Context: an optimization exercise on an open-source flow, tuned for small area and a short achievable clock period. The choices shown serve that exercise and are no tape-out recipe.
RTL that was checked went through simulation tests only; none was proved equivalent to the original.
Not every run is shown, and edits may drop behaviour that the tests do not exercise.
For run 2, only the layout was checked, not whether the RTL still works.

===== flow/design.v =====
module fpmul (oprA, oprB, Result);
    input [31:0] oprA, oprB;
    output [31:0] Result;
    wire s_a, s_b;
    wire [7:0] exp_a, exp_b;
    wire [22:0] frac_a, frac_b;
    reg s_z; 
    reg [7:0] exp_z;
    reg [22:0] frac_z;
    assign {s_a, exp_a, frac_a} = oprA;
    assign {s_b, exp_b, frac_b} = oprB;
    assign Result = {s_z, exp_z, frac_z};
    always @(*)
        if(s_a == s_b) s_z = 1'b0;
        else s_z = 1'b1;
    reg [47:0] frac_z_i;
    reg inc_1;  
    always @(*)
    begin
        frac_z_i = {1'b1, frac_a} * {1'b1, frac_b};
        if(frac_z_i[47])
        begin
            inc_1 = 1'b1;
            frac_z = frac_z_i[46-:23];
        end
        else
        begin
            inc_1 = 1'b0;
            frac_z = frac_z_i[45-:23];
        end
    end
    reg [7:0] exp_z_2i;
    always @(*)
    begin
        exp_z_2i = (exp_a + exp_b) - 127;
        if(inc_1) exp_z = exp_z_2i + 1;
        else exp_z = exp_z_2i;
    end
endmodule
module fpmul_pipe (clk, oprA, oprB, Result);
    input clk;
    input [31:0] oprA, oprB;
    output [31:0] Result;
    reg [31:0] a_q, b_q;
    reg [31:0] r_q;
    wire [31:0] r_d;
    fpmul u_fpmul (.oprA(a_q), .oprB(b_q), .Result(r_d));
    always @(posedge clk)
    begin
        a_q <= oprA;
        b_q <= oprB;
        r_q <= r_d;
    end
    assign Result = r_q;
endmodule

===== flow/run.sh =====
#!/bin/bash
# synth_recipe.tcl (not shown) runs the flow's synth.tcl, then flattens the netlist and writes it again
# the make line also repeats each setting of config.mk as NAME=value (left out here)
make -C /OpenROAD-flow-scripts/flow DESIGN_CONFIG=/design/flow/config.mk WORK_HOME=/design/flow/orfs CLKGATE_MAP_FILE= SYNTH_SCRIPT=/design/flow/synth_recipe.tcl finish

===== flow/config.mk =====
export PLATFORM = sky130hd
export DESIGN_NAME = fpmul_pipe
export DESIGN_NICKNAME = fpmul_pipe
export VERILOG_FILES = /design/flow/design.v
export SDC_FILE = /design/flow/constraint.sdc
export NUM_CORES = 4
export LEC_CHECK = 0
export CAP_MARGIN = 20
export CORE_MARGIN = 2
export CORE_UTILIZATION = 40
export SLEW_MARGIN = 20

===== flow/constraint.sdc =====
create_clock -name core_clock -period 9.5 [get_ports {clk}]
set_input_delay 1.9000 -clock core_clock [delete_from_list [all_inputs] [get_ports {clk}]]
set_output_delay 1.9000 -clock core_clock [all_outputs]
set_load 0.01 [all_outputs]

==> impl_metrics.toml, run 1 <==
[layout]
syn2layout_area_growth_pct = 9.83
mostFrequentLayoutCells = "inv_1 (604), fa_1 (482), nand2_1 (298), and2_1 (239), ha_1 (183)"
n_antenna_cell = 0
fin_nets = 3050

[sta]
fmax_mhz = 117
finalCritPeriodShare_pct = 90.2
finClkSkew_ns = 0.0255
slew_headroom_pct = 25.9
fin_crit_ns = 8.57
fin_ws_ns = 0.934

[global_routing]
antenna_found_initial = 0
grt_start_max_net_pins = 26
grt_pass1_wl_um = 92100
track_usage_pct = 22.5

[worst_setup_path]
cp_max_fo = 24
criticalPathCategory = "flip-flop to flip-flop"
cpLargestDelayFamily = "adder cells"
start_kind = "flip-flop"
cp_data_required_time_ns = 9.79
cp_num_buf_inv = 6

[clocking]
cts_buffers = 9
cts.sinks = 96
ctsResizeCount = 0
h-tree-depth = 3

[synth]
synth.distinct_cells = 62
ys_ff_latch = 96
netlist_instances = 2269
synth_edf_count = 0
syn_nets = 2999

[place]
place_ws_ns = 1.05
place_hpwl_um = 46600
numPortBuffers = 96
place.gp.congestion = 0.949

[min_path]
hold_class = "flip-flop to flip-flop"

[routing]
wl_per_cell_um = 18.8

[floorplan]
die_area_um2 = 54100

[run]
drv_cap = 0

[outcome]
status = "finished clean"
==> run 1: metrics by stage <==
stage	cell area, um^2	instances	hold WS (ns)	util, %
after global routing	23000	3005	0.452	44.6
final	23000	3005	0.428	44.6
after global placement	22700	2989	0.415	44.0
after detailed placement	22700	2989	0.415	44.0
after floorplan	20900	2269	0.406	-
after CTS	23000	3005	0.429	44.6
==> run 1: final timing paths <==
| check | from | end | depth (start not counted) |
|---|---|---|---|
| setup / recovery | a_q[9] | r_q[22] | 25 |
| hold / removal | a_q[31] | r_q[31] | 1 |
| setup reg to reg | a_q[9] | r_q[22] | 25 |
| hold reg to reg | a_q[31] | r_q[31] | 1 |
==> run 1: routing by layer <==
layer | vias to the layer above | track usage (%) | part of all wire (%)
met2 | 459 | 36.5 | 47
met5 | - | 0 | 0
met3 | 67 | 4.55 | 7.1
li1 | 6641 | - | -
met1 | 7671 | 30.1 | 43
met4 | 0 | 7.54 | 2.9
==> run 1: layout make-up <==
type                            count  share of cell area [%]
Clock buffer                       10                   0.997
Clock inverter                      6                   0.251
Inverter                          606                    9.91
Multi-Input combinational cell   1468                    71.1
Sequential cell                    96                    8.38
Tap cell                          680                    3.71
Timing Repair Buffer              139                    5.65
==> run 1: registers in the layout (all words and copies together) (netlist names) <==
signal and cells:
a_q 32, b_q 32, r_q 32
==> run 1: cell usage after synthesis, types with 5 or more instances <==
cell / n / area [um^2]
a21o_1: 15 / 113
a21oi_1: 39 / 195
and2_1: 239 / 1500
and3_1: 5 / 31.3
clkbuf_1: 91 / 342
dfxtp_1: 96 / 1920
fa_1: 482 / 9650
ha_1: 183 / 2290
inv_1: 604 / 2270
mux2i_1: 7 / 70.1
nand2_1: 298 / 1120
nand3_1: 10 / 50.1
nand4_1: 9 / 56.3
nor2_1: 50 / 188
nor3_1: 6 / 30.0
o21ai_0: 18 / 90.1
o21ai_1: 5 / 25.0
o21bai_1: 6 / 45.0
xnor2_1: 27 / 236
xor2_1: 12 / 105
==> run 1: worst register-to-register path, stage by stage, from the launching register on <==
cell and delay [ns]:
dfxtp_1 1.05, nand2_1 0.21, fa_1 0.55, fa_1 0.55, inv_1 0.05, fa_1 0.49, inv_1 0.05, fa_1 0.53
inv_1 0.05, fa_1 0.38, fa_1 0.51, inv_1 0.05, fa_1 0.48, inv_1 0.05, ha_1 0.34, nand3_1 0.15
nor4_1 0.72, a22oi_1 0.31, a21oi_2 0.27, or3_1 0.26, a31o_4 0.22, a31oi_4 0.12, xor2_2 0.45, buf_4 0.28
nor3_1 0.06, a222oi_1 0.25
==> run 1: kinds of logic (layout without fill, tap and decap cells) <==
family / Yosys count / after routing / synth area share (%)
flip-flops: 96 / 96 / 9.19
buffers and inverters: 705 / 761 / 12.7
AO/OA/AOI/OAI: 119 / 119 / 3.97
multiplexers: 11 / 11 / 0.551
AND/OR/NAND/NOR: 633 / 633 / 14.7
adder cells (fa/ha/maj): 665 / 665 / 57.1
XOR/XNOR: 40 / 40 / 1.71
Fig. 1: run 1, signal wires on met1
Scale bar: 50 um. Cells faint in the background.
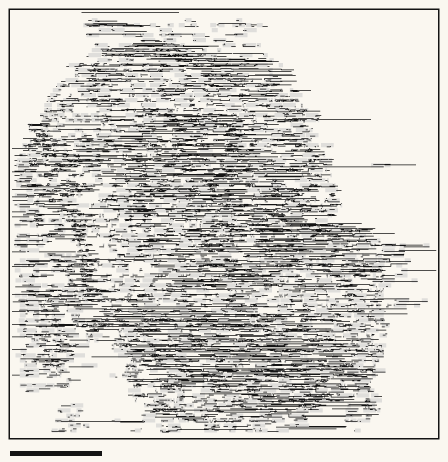
The layer holds 43% of the routed length. 2,793 nets have wire on it.
M1 GR Usage: 30.1%
final WL: 56,400 um

Fig. 2: run 1, the whole layout, all layers
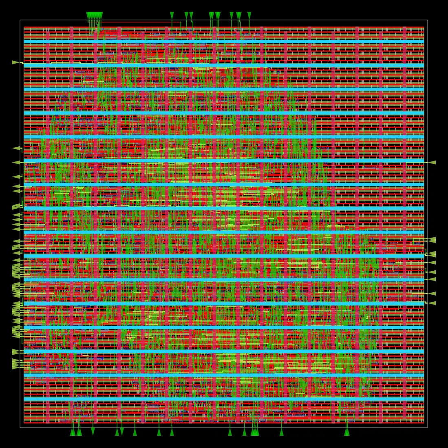
row count: 83
Final Instance Count excl. Fillers: 3,005
IO Count: 97

Fig. 3: run 1, the metal 3 layer
Scale bar: 50 um.
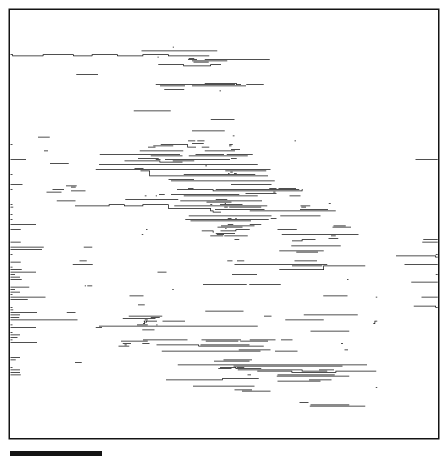
The layer holds 7.1% of the routed length. 185 nets have wire on it. The wires run mostly horizontal.
met3 GRT Util: 4.55%
via count: 14,800

==> run 2: too many edits to list; what changed since run 1 <==
flow/design.v: 55 -> 1958 lines; modules unchanged: 0
  fpmul_sa: new, 1380 lines
  fpmul_sb: new, 542 lines
  fpmul_sc: new, 9 lines
  fpmul_pipe: edited, 16 -> 27 lines
  removed: fpmul
==> module fpmul_pipe as of run 2 <==
module fpmul_pipe (clk, oprA, oprB, Result);
    input clk;
    input [31:0] oprA, oprB;
    output [31:0] Result;
    wire [174:0] r1_d;
    wire [7:0] e1_d;
    wire s1_d;
    reg [174:0] r1_q;
    reg [7:0] e1_q;
    reg s1_q;
    wire [24:0] p2_d;
    reg [24:0] p2_q;
    reg [7:0] e2_q;
    reg s2_q;
    fpmul_sa u_sa (.oprA(oprA), .oprB(oprB), .r1(r1_d), .e1(e1_d), .s1(s1_d));
    fpmul_sb u_sb (.r1(r1_q), .p2(p2_d));
    fpmul_sc u_sc (.p2(p2_q), .e2(e2_q), .s2(s2_q), .Result(Result));
    always @(posedge clk)
    begin
        r1_q <= r1_d;
        e1_q <= e1_d;
        s1_q <= s1_d;
        p2_q <= p2_d;
        e2_q <= e1_q;
        s2_q <= s1_q;
    end
endmodule
==> module fpmul_sc as of run 2 <==
module fpmul_sc (p2, e2, s2, Result);
    input [24:0] p2;
    input [7:0] e2;
    input s2;
    output [31:0] Result;
    wire [22:0] frac = p2[24] ? p2[23:1] : p2[22:0];
    wire [7:0] expo = e2 + {7'd0, p2[24]};
    assign Result = {s2, expo, frac};
endmodule
==> impl_metrics.toml, run 2 <==
[outcome]
status = "finished clean"

[place]
place.gp.congestion = 0.939
dp_cells = 2962
place_hpwl_um = 41900

[layout]
syn2layout_area_growth_pct = 12.4
largest_reg_flops = 175
top_regs = "r1_q (175), p2_q (25)"
fin_nets = 2939
top_register = "r1_q"
mostFrequentLayoutCells = "inv_1 (603), fa_1 (485), and2_1 (332), dfxtp_1 (218), nand2_1 (165)"
fin_cells = 3016

[global_routing]
track_usage_pct = 22.2
grt_pass1_wl_um = 94600
globalRouteMet2Util_pct = 35.1
antenna_found_initial = 4
top_usage_layer = "met2"
grt_start_max_net_pins = 25

[routing]
wl_per_cell_um = 19.6

[synth]
synth.distinct_cells = 54
synth_commonest_cells = "inv_1 (603), fa_1 (485), and2_1 (332), dfxtp_1 (218), nand2_1 (165)"
synth.top_cells.by_area = "fa_1 (44%), dfxtp_1 (20%), inv_1 (10%)"
synth_top_cell_by_area = "fa_1"
syn_nets = 2862
ys_ff_latch = 218
yosysTopAreaCellShare_pct = 43.9
synthMostInstantiatedCell = "inv_1"
synth_edf_count = 0
ys_seq_area_share_pct = 19.7

[min_path]
hold_class = "flip-flop to flip-flop"
holdPathEnd = "e2_q[6]"
hold_depth = 0
min_from = "e1_q[6]"

[worst_setup_path]
start_kind = "primary input"
crit-reg2reg-capture = "p2_q[17]"
cp_data_required_time_ns = 9.94
cp_max_fo = 20
criticalPathCategory = "primary input to flip-flop"
reg2reg_slack_ns = 4.67
worstPathArrival_ns = 5.73
ff2ff_path_depth = 13

[clocking]
h-tree-depth = 1
clock_latency_ns = 0.57
cts_buffers = 27
cts.sinks = 218
ctsResizeCount = 0

[floorplan]
pin_count = 97

[sta]
fin_crit_ns = 5.29
fmax_mhz = 189
finalCritPeriodShare_pct = 55.7
finClkSkew_ns = 0.0142
slew_headroom_pct = 43.2

[run]
drv_cap = 0
-- run 2: layout make-up --
| class | count | share of cell area, % |
|---|---|---|
| sequential | 218 | 17.6 |
| inverter | 604 | 9.12 |
| clock buffer | 33 | 2.93 |
| timing repair buffer | 140 | 5.17 |
| tap | 704 | 3.54 |
| clock inverter | 16 | 0.780 |
| multi-input combinational | 1296 | 60.9 |
| antenna | 5 | 0.0503 |
-- run 2: how the worst max path moves through the flow --
stage	from	end	cells after the start
after floorplan	oprA[1]	r1_q[88]	11
after detailed placement	oprA[3]	r1_q[104]	10
after CTS	oprA[3]	r1_q[104]	10
after global placement	oprA[3]	r1_q[104]	10
after global routing	oprA[3]	r1_q[104]	10
final	oprA[3]	r1_q[104]	10
-- run 2: per-layer routing --
metal / up-vias / routed length (um)
met4: 0 / 2070
met1: 7395 / 25100
met2: 447 / 27100
met3: 125 / 4910
li1: 6399 / -
met5: - / 0
-- run 2: stage by stage --
stage	hold slack, ns	worst slack (ns)	cell area [um^2]	util, %
3_5_place_dp	0.312	3.65	23900	43.6
2_1_floorplan	0.310	4.55	22100	-
5_1_grt	0.330	4.09	24900	45.3
4_1_cts	0.324	4.26	24900	45.3
6_report	0.323	4.21	24900	45.3
3_3_place_gp	0.311	3.67	23900	43.6
-- run 2: cell families (layout without fill, tap and decap cells) --
logic type | after synthesis | count (layout) | synth area share, %
buffers and inverters | 696 | 793 | 11.8
AOI/OAI and AO/OA | 73 | 73 | 2.31
muxes | 24 | 24 | 1.22
xor gates and xnor gates | 30 | 30 | 1.19
and+or+nand+nor | 582 | 582 | 14.0
adders and majority gates | 587 | 587 | 49.7
DFF | 218 | 218 | 19.7
other | 0 | 5 | 0
-- run 2: worst max-delay path, stage by stage --
cell             delay [ns]
clkdlybuf4s50_1        1.02
inv_1                  0.30
fa_1                   0.61
inv_1                  0.05
fa_1                   0.37
inv_1                  0.08
fa_1                   0.43
fa_1                   0.50
inv_1                  0.05
fa_1                   0.42
Fig. 4: run 2, the whole layout, all layers
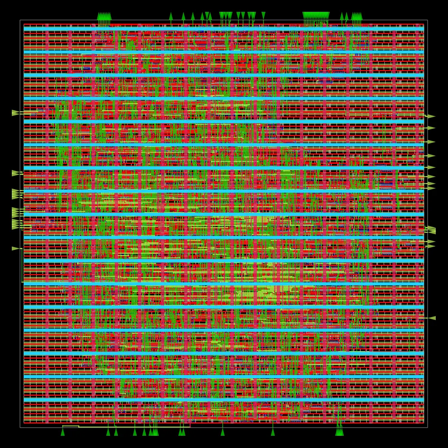
fin util: 45.3%
full die area: 57,200 um^2
final WL: 59,200 um
row count: 86

Fig. 5: run 2, the metal 3 layer
Scale bar: 50 um.
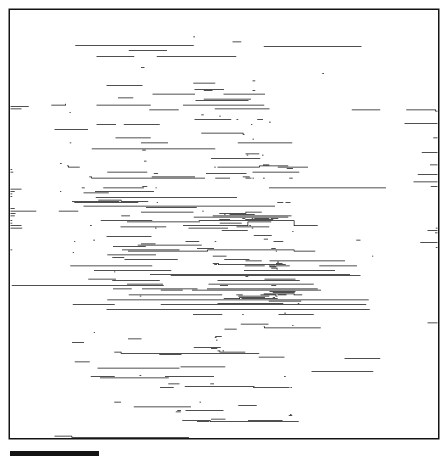
The layer carries 4,910 um of wire. The wires run mostly horizontal. 127 nets have wire on it. The longest straight run is 147 um. The layer holds 8.3% of the routed length.
via count: 14,400
met3 GRT Util: 5.66%

Fig. 6: run 2, port wiring
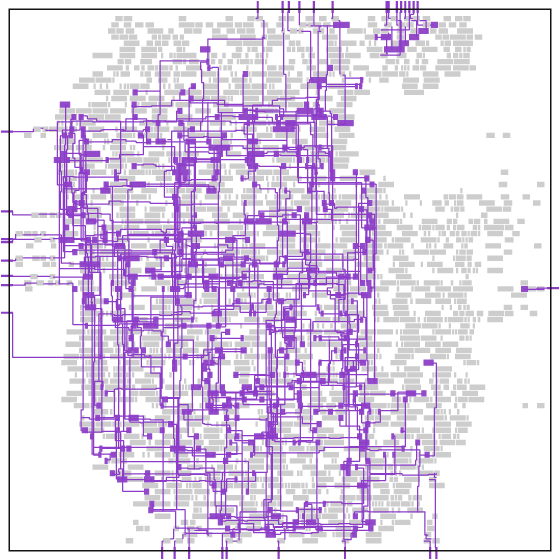
Key: oprA = purple [bits 32, direction input, end cells 536, buffers 52, wire 13,400 um]
port bufs: 96

Fig. 7: run 2, signal wires on met1
Scale bar: 50 um. Cells faint in the background.
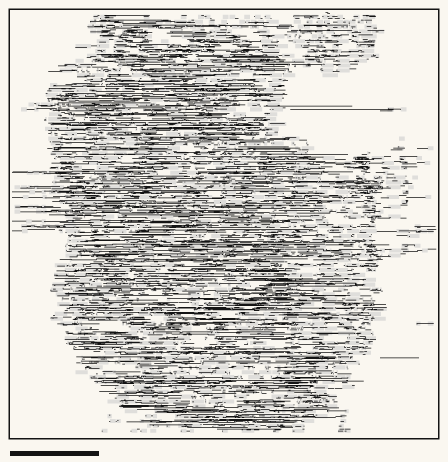
The wires run mostly horizontal. The layer holds 42% of the routed length. The layer carries 25.1 mm of wire.
M1 GR Usage: 29.4%

-- re-timing with driven ports --
No port has a modelled driver above. Below, the same layouts with a new extraction and two added sets of constraints. Step 1, drivers: a clkbuf_16 drives clk and a buf_2 each remaining input, both assumed. Step 2 times the ports against the registers' clock, not the clock port: input delays grow and output delays shrink by t, the midpoint of the rising clock arrivals with the driver on. a / b / c = ideal ports / drivers / drivers and shift; a / b = the first two.
run	t (ns)	setup WS [ns]	clock arrival spread, ns
run 1	0.463	0.934 / 0.934 / 0.934	0.026 / 0.026
run 2	0.618	4.209 / 4.245 / 3.627	0.015 / 0.014
After both steps setup and hold are still met in every run listed. For run 2, which loses most, drivers alone change the setup slack by +0.036 ns; drivers and shift together by -0.582 ns.
